This design comes from an exercise in tuning for small area and a short achievable clock period on the open sky130 flow, not from production work.
Only simulation tests tie the RTL to the original design; equivalence was not proved.
Power figures rest on the tool's default switching activity, not on a simulated workload.

**design/flow/config.mk**
```make
export PLATFORM = sky130hd
export DESIGN_NAME = CPU
export DESIGN_NICKNAME = CPU
export VERILOG_FILES = /design/flow/design.v
export SDC_FILE = /design/flow/constraint.sdc
export NUM_CORES = 4
export LEC_CHECK = 0
export CAP_MARGIN = 20
export CORE_MARGIN = 2
export CORE_UTILIZATION = 40
export SLEW_MARGIN = 20
```
**design/flow/run.sh**
```bash
#!/bin/bash
# synth_recipe.tcl (not shown) runs the flow's synth.tcl, then flattens the netlist and writes it again
# the make line also repeats each setting of config.mk as NAME=value (left out here)
make -C /OpenROAD-flow-scripts/flow DESIGN_CONFIG=/design/flow/config.mk WORK_HOME=/design/flow/orfs CLKGATE_MAP_FILE= SYNTH_SCRIPT=/design/flow/synth_recipe.tcl finish
```
**design/flow/constraint.sdc**
```tcl
create_clock -name core_clock -period 60.0 [get_ports {clk}]
set_input_delay 12.0000 -clock core_clock [delete_from_list [all_inputs] [get_ports {clk}]]
set_output_delay 12.0000 -clock core_clock [all_outputs]
set_load 0.01 [all_outputs]
```
**design/flow/design.v**
```verilog
module SE #(parameter bitWidth = 16) (in, out);
	input logic [bitWidth-1:0] in;
	output logic [63:0] out;
	assign out[bitWidth-1:0] = in;
	genvar i;
	generate 
		for (i = bitWidth; i<64; i=i+1) begin: singlebit
			assign out[i] = in[bitWidth-1];
		end
	endgenerate
endmodule
module shifter(
	input logic		[63:0]	value,
	input logic					direction,  
	input	logic		[5:0]		distance,
	output logic	[63:0]	result
	);
	always_comb begin
		if (direction == 0)
			result = value << distance;
		else
			result = value >> distance;
	end
endmodule
`timescale 10ps/1fs
module mux2to1_lab2 (select, in1, in2, out);
	input logic select, in1, in2;
	output logic out;
	logic [2:0] temp;
	not d (temp[2], select);
	and a (temp[0], temp[2], in1);
	and b (temp[1], in2, select);
	or c (out, temp[1], temp[0]);
endmodule
module mux8to1_lab2 (select, in, out);
	input logic [2:0] select;
	input logic [7:0] in;
	output logic out;
	logic temp[10:0];
	not a (temp[0], select[0]);
	not b (temp[1], select[1]);
	not c (temp[2], select[2]);
	and d (temp[3], temp[2], temp[1], temp[0], in[0]);
	and e (temp[4], temp[2], temp[1], select[0], in[1]);
	and f (temp[5], temp[2], select[1], temp[0], in[2]);
	and g (temp[6], temp[2], select[1], select[0], in[3]);
	and h (temp[7], select[2], temp[1], temp[0], in[4]);
	and i (temp[8], select[2], temp[1], select[0], in[5]);
	and j (temp[9], select[2], select[1], temp[0], in[6]);
	and k (temp[10], select[2], select[1], select[0], in[7]);
	or l (out, temp[3], temp[4], temp[5], temp[6], temp[7], temp[8], temp[9], temp[10]);
endmodule 
`timescale 10ps/1fs
module mux64X32to1 (select, in, out);
	input logic [4:0] select;
	input logic [31:0][63:0] in;
	output logic [63:0] out;
	logic [63:0][31:0] fixed;
	int i, j;
	always_comb begin
		for (i = 0; i < 32; i=i+1)
			for (j = 0; j < 64; j=j+1)
				fixed[j][i] = in[i][j];
	end
	genvar k;
	generate 
		for (k=0; k<64; k=k+1) begin : mux32 
			mux32to1 imdonewiththislabalready (select, fixed[k][31:0], out[k]);
		end
	endgenerate
endmodule
module mux32to1 (select, in, out);
	input logic [4:0] select;
	input logic [31:0] in;
	output logic out;
	logic [1:0] muxcheck;
	mux16to1 a (select[3:0], in[15:0], muxcheck[0]);
	mux16to1 b (select[3:0], in[31:16], muxcheck[1]);
	mux2to1 c (select[4], muxcheck, out);
endmodule
module mux16to1 (select, in, out); 
	input logic [3:0] select;
	input logic [15:0] in;
	output logic out;
	logic [3:0] muxcheck;
	mux4to1 a (select[1:0], in[3:0], muxcheck[0]);
	mux4to1 b (select[1:0], in[7:4], muxcheck[1]);
	mux4to1 c (select[1:0], in[11:8], muxcheck[2]);
	mux4to1 d (select[1:0], in[15:12], muxcheck[3]);
	mux4to1 e (select[3:2], muxcheck[3:0], out);
endmodule
module mux4to1 (select, in, out);
	input logic [1:0] select;
	input logic [3:0] in;
	output logic out;
	logic [3:0] temp;
	logic [1:0] notselect;
	not a (notselect[0], select[0]);
	not b (notselect[1], select[1]);
	and c (temp[0], in[0], notselect[0], notselect[1]);
	and d (temp[1], in[1], select[0], notselect[1]);
	and e (temp[2], in[2], notselect[0], select[1]);
	and f (temp[3], in[3], select[0], select[1]);
	or g (out, temp[0], temp[2], temp[1], temp[3]);
endmodule
module mux2to1 (select, in, out);
	input logic select;
	input logic [1:0] in;
	output logic out;
	logic [1:0] temp;
	logic notselect;
	not d (notselect, select);
	and a (temp[0], notselect, in[0]);
	and b (temp[1], in[1], select);
	or c (out, temp[1], temp[0]);
endmodule
module mux2to1v2 (select, in1, in2, out);
	input logic select, in1, in2;
	output logic out;
	logic [1:0] temp;
	logic notselect;
	not d (notselect, select);
	and a (temp[0], notselect, in1);
	and b (temp[1], in2, select);
	or c (out, temp[1], temp[0]);
endmodule
`timescale 10ps/1fs
module adder (a, b, out, Cin, Cout);
	input logic a, b, Cin;
	output logic Cout, out;
	logic [2:0] temp;
	xor ab (temp[0], a, b);
	and cd (temp[1], a, b);
	xor ef (out, Cin, temp[0]);
	and gh (temp[2], Cin, temp[0]);
	or ij (Cout, temp[2], temp[1]);
endmodule
`timescale 10ps/1fs
module adder64bit (in1, in2, out);
	input logic [63:0] in1, in2;
	output logic [63:0] out; 
	logic [63:0] Cout;
	adder firstbit (in1[0], in2[0], out[0], 1'b0, Cout[0]);
	genvar i;
	generate
		for (i = 1; i<64; i=i+1) begin: adder1
			adder bits (in1[i], in2[i], out[i], Cout[i-1], Cout[i]);
		end
	endgenerate 
endmodule
`timescale 10ps/1fs
module test_zero (in, out);
	input logic [63:0] in;
	output logic out;
	logic [8:0] temp;
	or a (temp[0], in[0], in[1], in[2], in[3], in[4], in[5], in[6], in[7]);
	or b (temp[1], in[8], in[9], in[10], in[11], in[12], in[13], in[14], in[15]);
	or c (temp[2], in[16], in[17], in[18], in[19], in[20], in[21], in[22], in[23]);
	or d (temp[3], in[24], in[25], in[26], in[27], in[28], in[29], in[30], in[31]);
	or e (temp[4], in[32], in[33], in[34], in[35], in[36], in[37], in[38], in[39]);
	or f (temp[5], in[40], in[41], in[42], in[43], in[44], in[45], in[46], in[47]);
	or g (temp[6], in[48], in[49], in[50], in[51], in[52], in[53], in[54], in[55]);
	or h (temp[7], in[56], in[57], in[58], in[59], in[60], in[61], in[62], in[63]);
	or i (temp[8], temp[0], temp[1], temp[2], temp[3], temp[4], temp[5], temp[6], temp[7]);
	not j (out, temp[8]);
endmodule
`timescale 10ps/1fs
module alu1bit (select, a, b, Cin, Cout, out);
	input logic [2:0] select;
	input logic a, b, Cin;
	output logic out, Cout;
	logic bnot, badd;
	logic [7:0] temp;
	assign temp[0] = b;  
	assign temp[1] = 0;  
	assign temp[7] =0;  
	assign temp[3] = temp[2];  
	not f (bnot, b);
	and g (temp[4], a, b); 
	or h (temp[5], a, b);
	xor i (temp[6], a, b);
	mux2to1_lab2 d (select[0], b, bnot, badd);
	adder e (a, badd, temp[2], Cin, Cout);
	mux8to1_lab2 j (select, temp, out);
endmodule 
`timescale 10ps/1fs
module alu (A, B, cntrl, result, negative, zero, overflow, carry_out);
	input logic [63:0] A, B;
	input logic [2:0] cntrl;
	output logic [63:0] result;
	output logic negative, zero, overflow, carry_out;
	logic [63:0] alu_carry;
	assign negative = result[63];
	assign carry_out = alu_carry[63];
	alu1bit firstbit (cntrl, A[0], B[0], cntrl[0], alu_carry[0], result[0]);
	genvar i;
	generate 
		for (i = 1; i<64; i=i+1) begin: alubits
			alu1bit plswork (cntrl, A[i], B[i], alu_carry[i-1], alu_carry[i], result[i]);
		end
	endgenerate
	xor overflo (overflow, carry_out, alu_carry[62]);
	test_zero test00 (result, zero);
endmodule 
module D_FF (q, d, reset, clk);
	output reg q;
	input d, reset, clk;
	always_ff @(posedge clk)
		if (reset)
		q <= 0;  
		else
		q <= d;  
endmodule
`timescale 10ps/1fs
module flagReg (clk, reset, en, in, out);
	input logic clk, reset, en;
	input logic [3:0] in;
	output logic [3:0] out;
	logic [3:0] flag;
	genvar i;
	generate 
		for (i=0; i<4; i=i+1) begin: flags
			mux2to1_lab2 flagmux (en, out[i], in[i], flag[i]);
			D_FF dff_flag(out[i], flag[i], reset, clk);
		end
	endgenerate 
endmodule
`timescale 10ps/1fs
module regfile (ReadData1, ReadData2, WriteData, ReadRegister1, ReadRegister2, WriteRegister, RegWrite, clk);
	input logic clk, RegWrite;
	input logic [4:0] ReadRegister1, ReadRegister2, WriteRegister;
	input logic [63:0] WriteData;
	output logic [63:0] ReadData1, ReadData2;
	logic [31:0][63:0] regdata;
	logic [31:0] register;
	assign regdata [31][63:0] = 64'b0;
	decoder decode (RegWrite, WriteRegister, register);
	genvar i;
	generate 
		for (i = 0; i < 31; i++) begin : inputToReg
			input_register pls (WriteData[63:0], regdata[i][63:0], register[i], clk);
		end
	endgenerate
	mux64X32to1 mux1 (ReadRegister1, regdata, ReadData1);
	mux64X32to1 mux2 (ReadRegister2, regdata, ReadData2);
endmodule
module decoder (enable, in, select);
	input logic enable;
	input logic [4:0] in;
	output logic [31:0] select;
	logic[3:0] decoder_select;
	decode2to4 a (enable, in[4:3], decoder_select);
	decode3to8 b (decoder_select[0], in[2:0], select[7:0]);
	decode3to8 c (decoder_select[1], in[2:0], select[15:8]);
	decode3to8 d (decoder_select[2], in[2:0], select[23:16]);
	decode3to8 e (decoder_select[3], in[2:0], select[31:24]);
endmodule
module decode2to4 (en, in, out);
	input logic [1:0] in;
	input logic en;
	output logic [3:0] out;
	logic [1:0] notin;
	not a (notin[0], in[0]);
	not b (notin[1], in[1]);
	and c (out[0], en, notin[0], notin[1]);
	and d (out[1], en, notin[1], in[0]);
	and e (out[2], en, notin[0], in[1]);
	and f (out[3], en, in[1], in[0]);
endmodule
module decode3to8 (en, in, out);
	input logic [2:0] in;
	input logic en;
	output logic [7:0] out;
	logic [2:0] notin;
	not a (notin[0], in[0]);
	not b (notin[1], in[1]);
	not c (notin[2], in[2]);
	and d (out[0], en, notin[2], notin[1], notin[0]);
	and e (out[1], en, notin[2], notin[1], in[0]);
	and f (out[2], en, notin[2], in[1], notin[0]);
	and g (out[3], en, notin[2], in[1], in[0]);
	and h (out[4], en, in[2], notin[1], notin[0]);
	and i (out[5], en, in[2], notin[1], in[0]);
	and j (out[6], en, in[2], in[1], notin[0]);
	and k (out[7], en, in[2], in[1], in[0]);
endmodule
module input_register (data, stored, select, clk);
	input logic  [63:0] data;
	input logic  select, clk;
	output logic [63:0] stored;
	logic [63:0] temp;
	genvar i;
	generate
		for(i=0; i<64; i++) begin: eachDff
			mux2to1v2 TheMux (select, stored[i], data[i], temp[i]); 																			
			D_FF theDFF (stored[i], temp[i], 1'b0, clk);
		end
	endgenerate
endmodule
`timescale 10ps/1fs
module MOVZ (Imm16, Shamt, out);
	input logic [15:0] Imm16;
	input logic [1:0] Shamt;
	output logic [63:0] out; 
	logic [63:0] shamt1, shamt2, shamt3, shamt4;
	SE #(17) test({1'b0, Imm16}, shamt1);
	shifter X16 (shamt1, 1'b0, 6'd16, shamt2);
	shifter X32 (shamt1, 1'b0, 6'd32, shamt3);
	shifter X48 (shamt1, 1'b0, 6'd48, shamt4);
	genvar i;
	generate 
		for (i = 0; i < 64; i=i+1) begin: mux
			mux4to1 shamt_all (Shamt, {shamt4[i], shamt3[i], shamt2[i], shamt1[i]}, out[i]);
		end
	endgenerate 
endmodule
module MOVK (Db, Imm16, Shamt, out);
	input logic [63:0] Db;
	input logic [15:0] Imm16;
	input logic [1:0] Shamt;
	output logic [63:0] out; 
	logic [63:0] shamt1, shamt2, shamt3, shamt4;
	assign shamt1[15:0] = Imm16;
	assign shamt1[63:16] = Db[63:16];
	assign shamt2[15:0] = Db[15:0];
	assign shamt2[31:16] = Imm16;
	assign shamt2[63:32] = Db[63:32];
	assign shamt3[31:0] = Db[31:0];
	assign shamt3[47:32] = Imm16;
	assign shamt3[63:48] = Db[63:48];
	assign shamt4[47:0] = Db[47:0];
	assign shamt4[63:48] = Imm16;
	genvar i;
	generate 
		for (i = 0; i < 64; i=i+1) begin: mux
			mux4to1 shamt_all (Shamt, {shamt4[i], shamt3[i], shamt2[i], shamt1[i]}, out[i]);
		end
	endgenerate 
endmodule
`timescale 10ps/1fs
module instruction_datapath(clk, reset, UncondBr, BrTaken, instruction, PC);
	input logic clk, reset, UncondBr, BrTaken;
	input logic [31:0] instruction;
	output logic [63:0] PC;
	logic [63:0] CondAddr, BrAddr, newBrAddr, shifted, nextPC, added1, added2;
	SE #(19) condaddr19 (instruction[23:5], CondAddr);
	SE #(26) Braddr26 (instruction[25:0], BrAddr);
	genvar i;
	generate
		for (i=0; i < 64; i=i+1) begin: uncondbrmux
			mux2to1_lab2 branchpick (UncondBr, CondAddr[i], BrAddr[i], newBrAddr[i]);
			mux2to1_lab2 nextpc1 (BrTaken, added1[i], added2[i], nextPC[i]);
			D_FF PCnew (PC[i], nextPC[i], reset, clk);
		end
	endgenerate
	shifter X4 (newBrAddr, 1'b0, 6'b000010, shifted);
	adder64bit branch (PC, shifted, added2);
	adder64bit plus4 (PC, 64'd4, added1);
endmodule
module CPU_control (instruction, ALUOp, Reg2Loc, ALUSrc, MemToReg, RegWrite, MemWrite, BrTaken, UncondBr, xfer_size, zero, negative, overflow, carry_out, ZF, NF, OF, CoF, SetFlag, loadB);
	input logic [31:0] instruction;
	input logic zero, negative, overflow, carry_out, ZF, NF, OF, CoF;
	output logic [1:0] ALUSrc, MemToReg;
	output logic [2:0] ALUOp;
	output logic [3:0] xfer_size;
	output logic Reg2Loc, RegWrite, MemWrite, BrTaken, UncondBr, SetFlag, loadB;
	localparam logic [10:0] ADDI = 11'b1001000100X;
	localparam logic [10:0] ADDS = 11'b10101011000;
	localparam logic [10:0] B = 11'b000101XXXXX;
	localparam logic [10:0] BLT = 11'b01010100XXX;
	localparam logic [10:0] CBZ = 11'b10110100XXX;
	localparam logic [10:0] LDUR = 11'b11111000010;
	localparam logic [10:0] LDURB = 11'b00111000010;
	localparam logic [10:0] MOVK = 11'b111100101XX;
	localparam logic [10:0] MOVZ = 11'b110100101XX;
	localparam logic [10:0] STUR = 11'b11111000000;
	localparam logic [10:0] STURB = 11'b00111000000;
	localparam logic [10:0] SUBS = 11'b11101011000;
	always_comb begin
		casex (instruction[31:21])
			ADDI: begin
				Reg2Loc = 1'bX;
				ALUSrc = 2'b10;
				MemToReg = 0;
				RegWrite = 1;
				MemWrite = 0;
				BrTaken = 0;
				UncondBr = 1'bX;
				ALUOp = 3'b010;
				xfer_size = 4'd8;
				SetFlag = 0;
				loadB = 0;
			end
			ADDS: begin
				Reg2Loc = 1;
				ALUSrc = 0;
				MemToReg = 0;
				RegWrite = 1;
				MemWrite = 0;
				BrTaken = 0;
				UncondBr = 1'bX;
				ALUOp = 3'b010;
				xfer_size = 4'd8;
				SetFlag = 1;
				loadB = 0;
			end
			B: begin
				Reg2Loc = 1'bX;
				ALUSrc = 2'bXX;
				MemToReg = 2'bXX;
				RegWrite = 0;
				MemWrite = 0;
				BrTaken = 1;
				UncondBr = 1;
				SetFlag = 0;
				xfer_size = 4'd8;
				ALUOp = 3'bXXX;
				loadB = 0;
			end
			BLT: begin
				Reg2Loc = 0;
				ALUSrc = 0;
				MemToReg = 2'bXX;
				RegWrite = 0;
				MemWrite = 0;
				BrTaken = (NF ^ OF);
				UncondBr = 0;
				ALUOp = 3'bXXX;
				xfer_size = 4'd8;
				SetFlag = 0;
				loadB = 0;
			end 
			CBZ: begin
				Reg2Loc = 0;
				ALUSrc = 0;
				MemToReg = 2'bXX;
				RegWrite = 0;
				MemWrite = 0;
				BrTaken = zero;
				UncondBr = 0;
				ALUOp = 3'b000;
				xfer_size = 4'd8;
				SetFlag = 0;
				loadB = 0;
			end 
			LDUR: begin
				Reg2Loc = 1'bX;
				ALUSrc = 1;
				MemToReg = 1;
				RegWrite = 1;
				MemWrite = 0;
				BrTaken = 0;
				UncondBr = 1'bX;
				ALUOp = 3'b010;
				xfer_size = 4'd8;
				SetFlag = 0;
				loadB = 0;
			end 
			LDURB: begin
				Reg2Loc = 1'bX;
				ALUSrc = 1;
				MemToReg = 1;
				RegWrite = 1;
				MemWrite = 0;
				BrTaken = 0;
				UncondBr = 1'bX;
				ALUOp = 3'b010;
				xfer_size = 4'd1;
				SetFlag = 0;
				loadB = 1;
			end 
			MOVK: begin
				Reg2Loc = 0;
				ALUSrc = 2'bXX;
				MemToReg = 3;
				RegWrite = 1;
				MemWrite = 0;
				BrTaken = 0;
				UncondBr= 1'bX;
				ALUOp = 3'bXXX;
				xfer_size = 4'd8;
				SetFlag = 0;
				loadB = 0;
			end 
			MOVZ: begin
				Reg2Loc = 0;
				ALUSrc = 2'bXX;
				MemToReg = 2;
				RegWrite = 1;
				MemWrite = 0;
				BrTaken = 0;
				UncondBr = 1'bX;
				ALUOp = 3'bXXX;
				xfer_size = 4'd8;
				SetFlag = 0;
				loadB = 0;
			end 
			STUR: begin 
				Reg2Loc = 0;
				ALUSrc = 1;
				MemToReg = 2'bXX;
				RegWrite = 0;
				MemWrite = 1;
				BrTaken = 0;
				UncondBr = 1'bX;
				ALUOp = 3'b010;
				xfer_size = 4'd8;
				SetFlag = 0;
				loadB = 0;
			end 
			STURB: begin
				Reg2Loc = 0;
				ALUSrc = 1;
				MemToReg = 2'bXX;
				RegWrite = 0;
				MemWrite = 1;
				BrTaken = 0;
				UncondBr = 1'bX;
				ALUOp = 3'b010;
				xfer_size = 4'd1;
				SetFlag =0;
				loadB = 0;
			end 
			SUBS: begin
				Reg2Loc = 1;
				ALUSrc = 0;
				MemToReg = 0;
				RegWrite = 1;
				MemWrite = 0;
				BrTaken = 0;
				UncondBr = 1'bX;
				ALUOp = 3'b011;
				xfer_size = 4'd8;
				SetFlag = 1;
				loadB = 0;
			end
			default: begin 
				Reg2Loc = 1'bX;
				ALUSrc = 2'bXX;
				MemToReg = 2'bXX;
				BrTaken = 1'bX;
				ALUOp = 3'bXXX;
				UncondBr = 1'bX;
				xfer_size = 4'd8;
				RegWrite = 0;
				MemWrite = 0;
				SetFlag = 0;
				loadB = 0;
			end
		endcase 
	end
endmodule
`timescale 10ps/1fs
module CPU_datapath (clk, reset, instruction, Reg2Loc, ALUSrc, MemToReg, RegWrite, MemWrite, ALUOp, xfer_size, zero, negative, overflow, carry_out, ZF, NF, OF, CoF, SetFlag, loadB, dmem_addr, dmem_wdata, dmem_rdata);
	input logic clk, reset, Reg2Loc, RegWrite, MemWrite, SetFlag, loadB;
	input logic [1:0] ALUSrc, MemToReg;
	input logic [2:0] ALUOp;
	input logic [3:0] xfer_size;
	input logic [31:0] instruction;
	input logic [63:0] dmem_rdata;
	output logic zero, negative, overflow, carry_out, ZF, NF, OF, CoF;
	output logic [63:0] dmem_addr, dmem_wdata;
	logic [63:0] Da, Db, Dw, ALUB, ALU_result, Dout, Daddr64, Imm12ZE, MOVZ64, MOVK64, byte64, Dout2;
	logic [15:0] Imm16;
	logic [11:0] Imm12;
	logic [8:0] DAddr9;
	logic [7:0] byte1;
	logic [4:0] Ab, Aa, Aw;
	assign Aa = instruction[9:5];
	assign Aw = instruction[4:0];
	assign DAddr9 = instruction[20:12];
	assign Imm12 = instruction[21:10];
	assign Imm16 = instruction[20:5];
	assign byte1 = Dout[7:0];
	regfile reg32 (Da, Db, Dw, Aa, Ab, Aw, RegWrite, clk);
	genvar i;
	generate 
		for (i = 0; i < 5; i=i+1) begin: addresses
			mux2to1_lab2 reg2locmux (Reg2Loc, instruction[i], instruction[i+16], Ab[i]);
		end
	endgenerate
	genvar j;
	generate 
		for (j=0; j<64; j=j+1) begin: data64bit
			mux4to1 memtoregmux (MemToReg, {MOVK64[j], MOVZ64[j], Dout2[j], ALU_result[j]}, Dw[j]);
			mux4to1 alusrcmux (ALUSrc, {1'b0, Imm12ZE[j], Daddr64[j], Db[j]}, ALUB[j]);
			mux2to1_lab2 loadbytepls (loadB, Dout[j], byte64[j], Dout2[j]);
		end
	endgenerate 
	SE #(13) imm12 ({1'b0, Imm12}, Imm12ZE);
	SE #(9) daddr9se (DAddr9, Daddr64);
	SE #(9) loadbyte ({1'b0, byte1}, byte64);
	alu ALUP (Da, ALUB, ALUOp, ALU_result, negative, zero, overflow, carry_out);
	assign dmem_addr = ALU_result;
	assign dmem_wdata = Db;
	assign Dout = dmem_rdata;
	MOVZ movz1 (Imm16, instruction[22:21], MOVZ64);
	MOVK movk1 (Db, Imm16, instruction [22:21], MOVK64);
	flagReg updateflag (clk, reset, SetFlag, {zero, negative, overflow, carry_out}, {ZF, NF, OF, CoF});
endmodule
`timescale 10ps/1fs
module CPU (clk, reset, pc, instr, dmem_addr, dmem_wdata, dmem_we, dmem_re, dmem_size, dmem_rdata);
	input logic clk, reset;
	output logic [63:0] pc;
	input logic [31:0] instr;
	output logic [63:0] dmem_addr, dmem_wdata;
	output logic dmem_we, dmem_re;
	output logic [3:0] dmem_size;
	input logic [63:0] dmem_rdata;
	logic [63:0] PC;
	logic [31:0] instruction;
	logic [3:0] xfer_size;
	logic [2:0] ALUOp;
	logic [1:0] ALUSrc, MemToReg;
	logic Reg2Loc, RegWrite, MemWrite, BrTaken, UncondBr, SetFlag, loadB;
	logic zero, negative, overflow, carry_out, ZF, NF, OF, CoF;
	assign pc = PC;
	assign instruction = instr;
	assign dmem_we = MemWrite;
	assign dmem_re = RegWrite & (MemToReg == 2'd1);
	assign dmem_size = xfer_size;
	instruction_datapath test1 (clk, reset, UncondBr, BrTaken, instruction, PC);
	CPU_control test2 (instruction, ALUOp, Reg2Loc, ALUSrc, MemToReg, RegWrite, MemWrite, BrTaken, UncondBr, xfer_size, zero, negative, overflow, carry_out, ZF, NF, OF, CoF, SetFlag, loadB);
	CPU_datapath test3(clk, reset, instruction, Reg2Loc, ALUSrc, MemToReg, RegWrite, MemWrite, ALUOp, xfer_size, zero, negative, overflow, carry_out, ZF, NF, OF, CoF, SetFlag, loadB, dmem_addr, dmem_wdata, dmem_rdata);
endmodule
```
Figure 1. Track usage over the die (run 1).
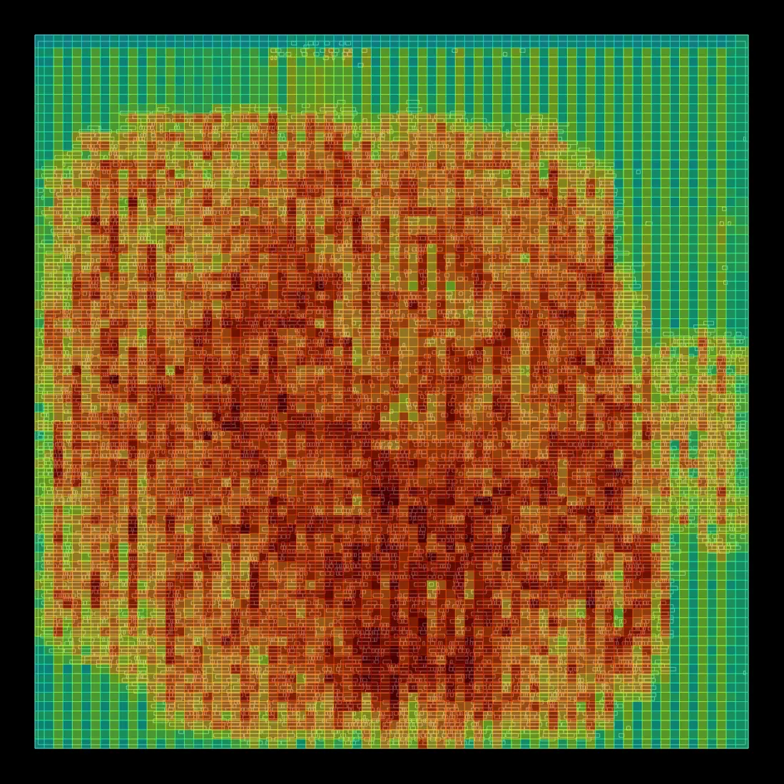
final standard cell utilization of the core: 0.4590
M1 GR Usage: 0.4679

Figure 2. Metal 3 (run 1).
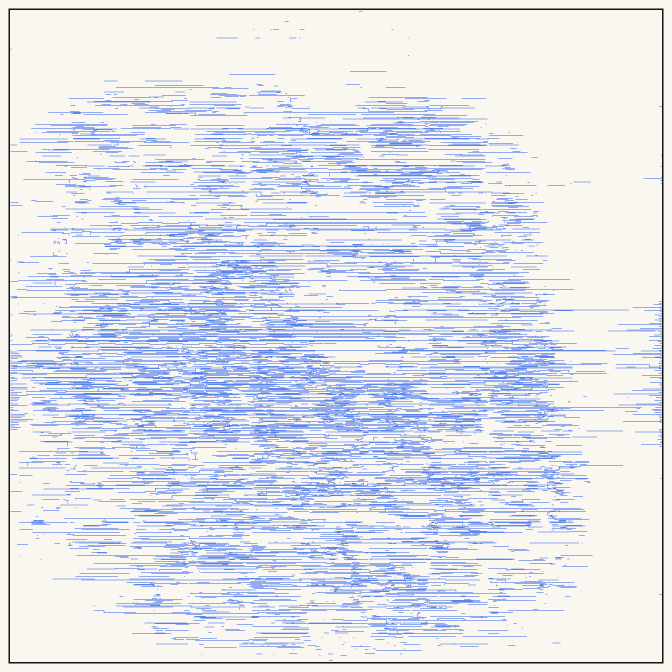
longest straight run: 262 um
main direction: horizontal

==> parameters.txt <==
Parameter                              Value

Status
  Status    finished clean

Placed design
  Final HPWL from detailed placement    between 300 and 400 mm
  IO buf count    293
  Post-Place Worst Slack    0.7838 ns
  RD Place Congestion    a little over 1
  Placed Instance Area    roughly 120000 um^2
  Placed Cells    between 10000 and 15000

Worst setup path
  Maximum net fanout on the critical path    26
  FF-to-FF setup slack    between 20 and 30 ns
  Critical path class    in -> out
  Required time at the endpoint of the critical path    around 48 ns
  Worst Reg-to-Reg Cells    a little under 70
  Kind of end point of the critical path    output port
  Worst path max stage delay    between 0.8 and 0.9 ns
  CP most frequent cell    sky130_fd_sc_hd__fa_1
  Type of origin of the critical path    input pin
  Family with the most delay on the worst path    adder cells
  Standard cell with the maximum stage delay on the critical path    sky130_fd_sc_hd__clkdlybuf4s50_1
  Number of buffers and inverters on the critical path    6
  CP arrival    between 40 and 50 ns
  Total stage count of the critical path    between 70 and 80

Detailed routing
  Vias per Instance    around 7.3
  Met1 Routed Length    between 150 and 200 mm
  Met2 wirelength from detailed routing    roughly 220 mm
  Pre-Repair DR Iteration Count    12
  Top Metal Used    met5
  Met3 wire length    86.64 mm
  Wirelength per Cell    44.54 um
  First-iteration detailed-routing DRC count    approximately 17000
  DRC violations left    0
  Total vias in the final route    88010
  Number of nets with antenna violations after detailed routing    0

Timing
  Slack of the critical path    about 0.82 ns
  Maximum clock skew at final layout    around 0.17 ns
  Minimum hold slack    between 0.4 and 0.5 ns
  Share of the clock period used by the worst path    0.9863
  Setup repair after global routing missed its margin    false
  Peak clock frequency supported by timing    around 0.017 GHz
  Fin. Hold Viols    0
  Final TNS setup    0 ns
  Relative slew slack    0.1325
  Final max-slew violation count    0
  Worst Tran Pin Value    1.295 ns
  # setup viols final    0
  Min cycle time layout    ~59 ns

Logic synthesis
  Leading post-synthesis cells by cell area    sky130_fd_sc_hd__edfxtp_1 (54%), sky130_fd_sc_hd__mux4_2 (13%), sky130_fd_sc_hd__mux2i_1 (2.7%)
  Xor/xnor cell area share of the yosys netlist    0.005525
  Library cells used by synthesis    between 90 and 100
  Post-Synthesis Mean Instance Area    roughly 13 um^2
  Part of the Yosys area used for sequential elements    0.5567
  Most common cell in the synthesized netlist    sky130_fd_sc_hd__edfxtp_1
  Cell types with the highest counts after synthesis    sky130_fd_sc_hd__edfxtp_1 (1984), sky130_fd_sc_hd__nand2_1 (719), sky130_fd_sc_hd__mux4_2 (609)
  Post-synth EDFFs    1984
  Yosys Warn Count    6
  Share of the synthesized area in the top cell type    0.5447
  Synthesis-stage register bit count    a little over 2000
  Predominant post-synthesis flop cell    sky130_fd_sc_hd__edfxtp_1
  Proportion of synthesized area in mux cells    0.1634
  Mapped cell area    about 110000 um^2
  Main combinational cell family by area after synthesis    multiplexers
  Cell type with the highest aggregate area in the netlist    sky130_fd_sc_hd__edfxtp_1
  Compound-Gate Fraction of Synth Area    0.1159
  Synthesized-area fraction occupied by and/or/nand/nor cells    0.08257
  Async set or reset register ratio after synthesis    0
  Post-synthesis cell count    8148
  Adder and majority gate portion of the synthesized area    0.02960

Clock tree
  Inserted Clock Buffers    228
  Buffer levels on the longest clock path    4
  H-tree Lvls    4
  CTS tree    done
  Clock slew at reported path FFs    0.06 ns
  Sink count of the clock tree    just over 2000
  Worst skew pair latency    0.99 ns
  Quantity of hold-fixing buffers added after cts    0
  Buffer type at the clock tree root    sky130_fd_sc_hd__clkbuf_16

Global routing
  Met2 GRT Util    0.5174
  Most used routing layer    met2
  Pin count of the biggest net entering global routing    roughly 110
  Via count of the first global-routing pass    81292
  Remaining global-route overflow    0
  Global Route met3 Usage    0.1580
  Number of antenna violations at the first check in global routing    between 60 and 70
  Global-route wire length before repair    713.4 mm

Power and ir drop
  PwrDens    28.82 nW/um^2
  Leakage power    approximately 41 nW
  Worst supply voltage drop on vdd    slightly below 0.00003 V
  Post-layout power    approximately 3.6 mW

Layout
  Commonest cells after routing, fill and taps aside    sky130_fd_sc_hd__edfxtp_1 (1984), sky130_fd_sc_hd__nand2_1 (710), sky130_fd_sc_hd__mux4_2 (609), sky130_fd_sc_hd__o21ai_0 (496), sky130_fd_sc_hd__nand3_1 (478)
  Most common cell after layout, fill and taps aside    sky130_fd_sc_hd__edfxtp_1
  NumNets Final    8470
  Layout cells sized above 1    0.2101
  Relative area change from synthesis to final layout    13.92%
  Layout Cells excl Fill    12008
  Design area    approximately 120000 um^2

Die
  Die height    ~530 um
  Io pins    ~300
  Initial core utilization    0.4029
  Core area    ~270000 um^2
  Die outline area    between 200000 and 300000 um^2
  Row cnt    ~190
  DIE WIDTH    ~530 um

Worst hold path
  Worst hold path depth    1
  Worst hold path class    reg -> reg

Run
  MaxCap Viol Count    0
Figure 3. Signal wires by layer (run 1).
Scale bar: 200 um.
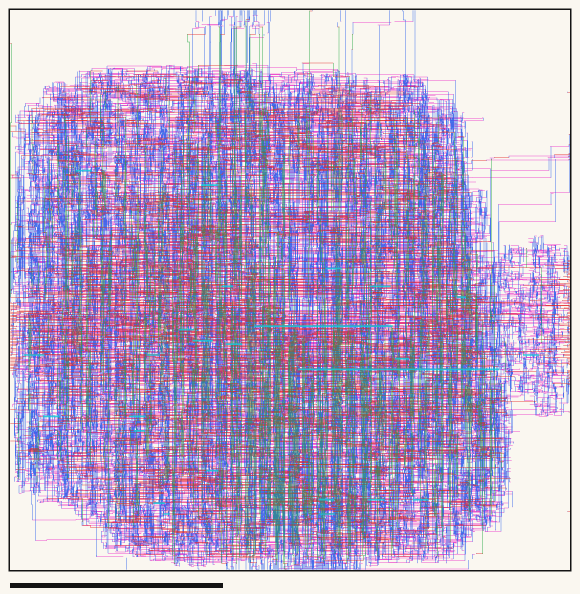
[met3] red | wire length: 86.6 mm
[met5] cyan | wire length: 607 um
[met4] green | wire length: 46.9 mm
[met2] blue | wire length: 218 mm
[met1] magenta | wire length: 183 mm
final wirelength: 534.9 mm
overall track demand over capacity in global routing: 0.3744

[run 1: worst paths after layout]
| check | endpoint | from |
|---|---|---|
| hold reg to reg | test1.uncondbrmux[0].PCnew.q | test1.uncondbrmux[0].PCnew.q |
| setup reg to reg | flip-flop | flip-flop |
| hold / removal | test1.uncondbrmux[0].PCnew.q | test1.uncondbrmux[0].PCnew.q |
| setup / recovery | dmem_addr[63] | instr[29] |
[run 1: area by class of cell]
| type | count | area (um^2) |
|---|---|---|
| antenna | 66 | 165.2 |
| clock buffer | 263 | 5879 |
| clock inverter | 152 | 1582 |
| fill | 23884 | 146900 |
| inverter | 130 | 488.0 |
| multi-input combinational | 5027 | 44580 |
| sequential | 2050 | 60900 |
| tap | 3570 | 4467 |
| timing repair buffer | 750 | 6551 |
[run 1: power breakdown]
part           switching [mW]  total [mW]  internal (mW)
sequential             0.0154        1.60           1.59
combinational           0.344       0.543          0.199
clock                   0.621        1.45          0.825
total                   0.981        3.59           2.61
[run 1: repair_timing]
item / in CTS / in global routing
gates resized for setup: 0 / 5
setup endpoints to repair: 0 / 1
buffers inserted: 0 / 8

port drivers added, routing unchanged:
In the flow no input, the clock included, has a driving cell. The finished layout below was timed again as built, in two steps. Step 1 sets driving cells, clkbuf_16 on the clock port and buf_2 on the other inputs (assumed; they add their load-dependent delay and slew). Step 2 times the ports against the registers' clock, not the clock port: input delays grow and output delays shrink by t, the midpoint of the rising clock arrivals with the driver on. Slacks: ideal ports / drivers / drivers and shift; pairs: ideal ports / drivers.
shift t [ns]: 1.010
setup slack, ns: 0.822 / 0.797 / 0.797
worst hold slack (ns): 0.470 / 0.470 / 0.470
worst register clock-pin slew, ns: 0.07 / 0.07
After both steps setup and hold are still met in this run. The setup slack of this run moves by -0.025 ns with the drivers and by -0.025 ns with both steps.
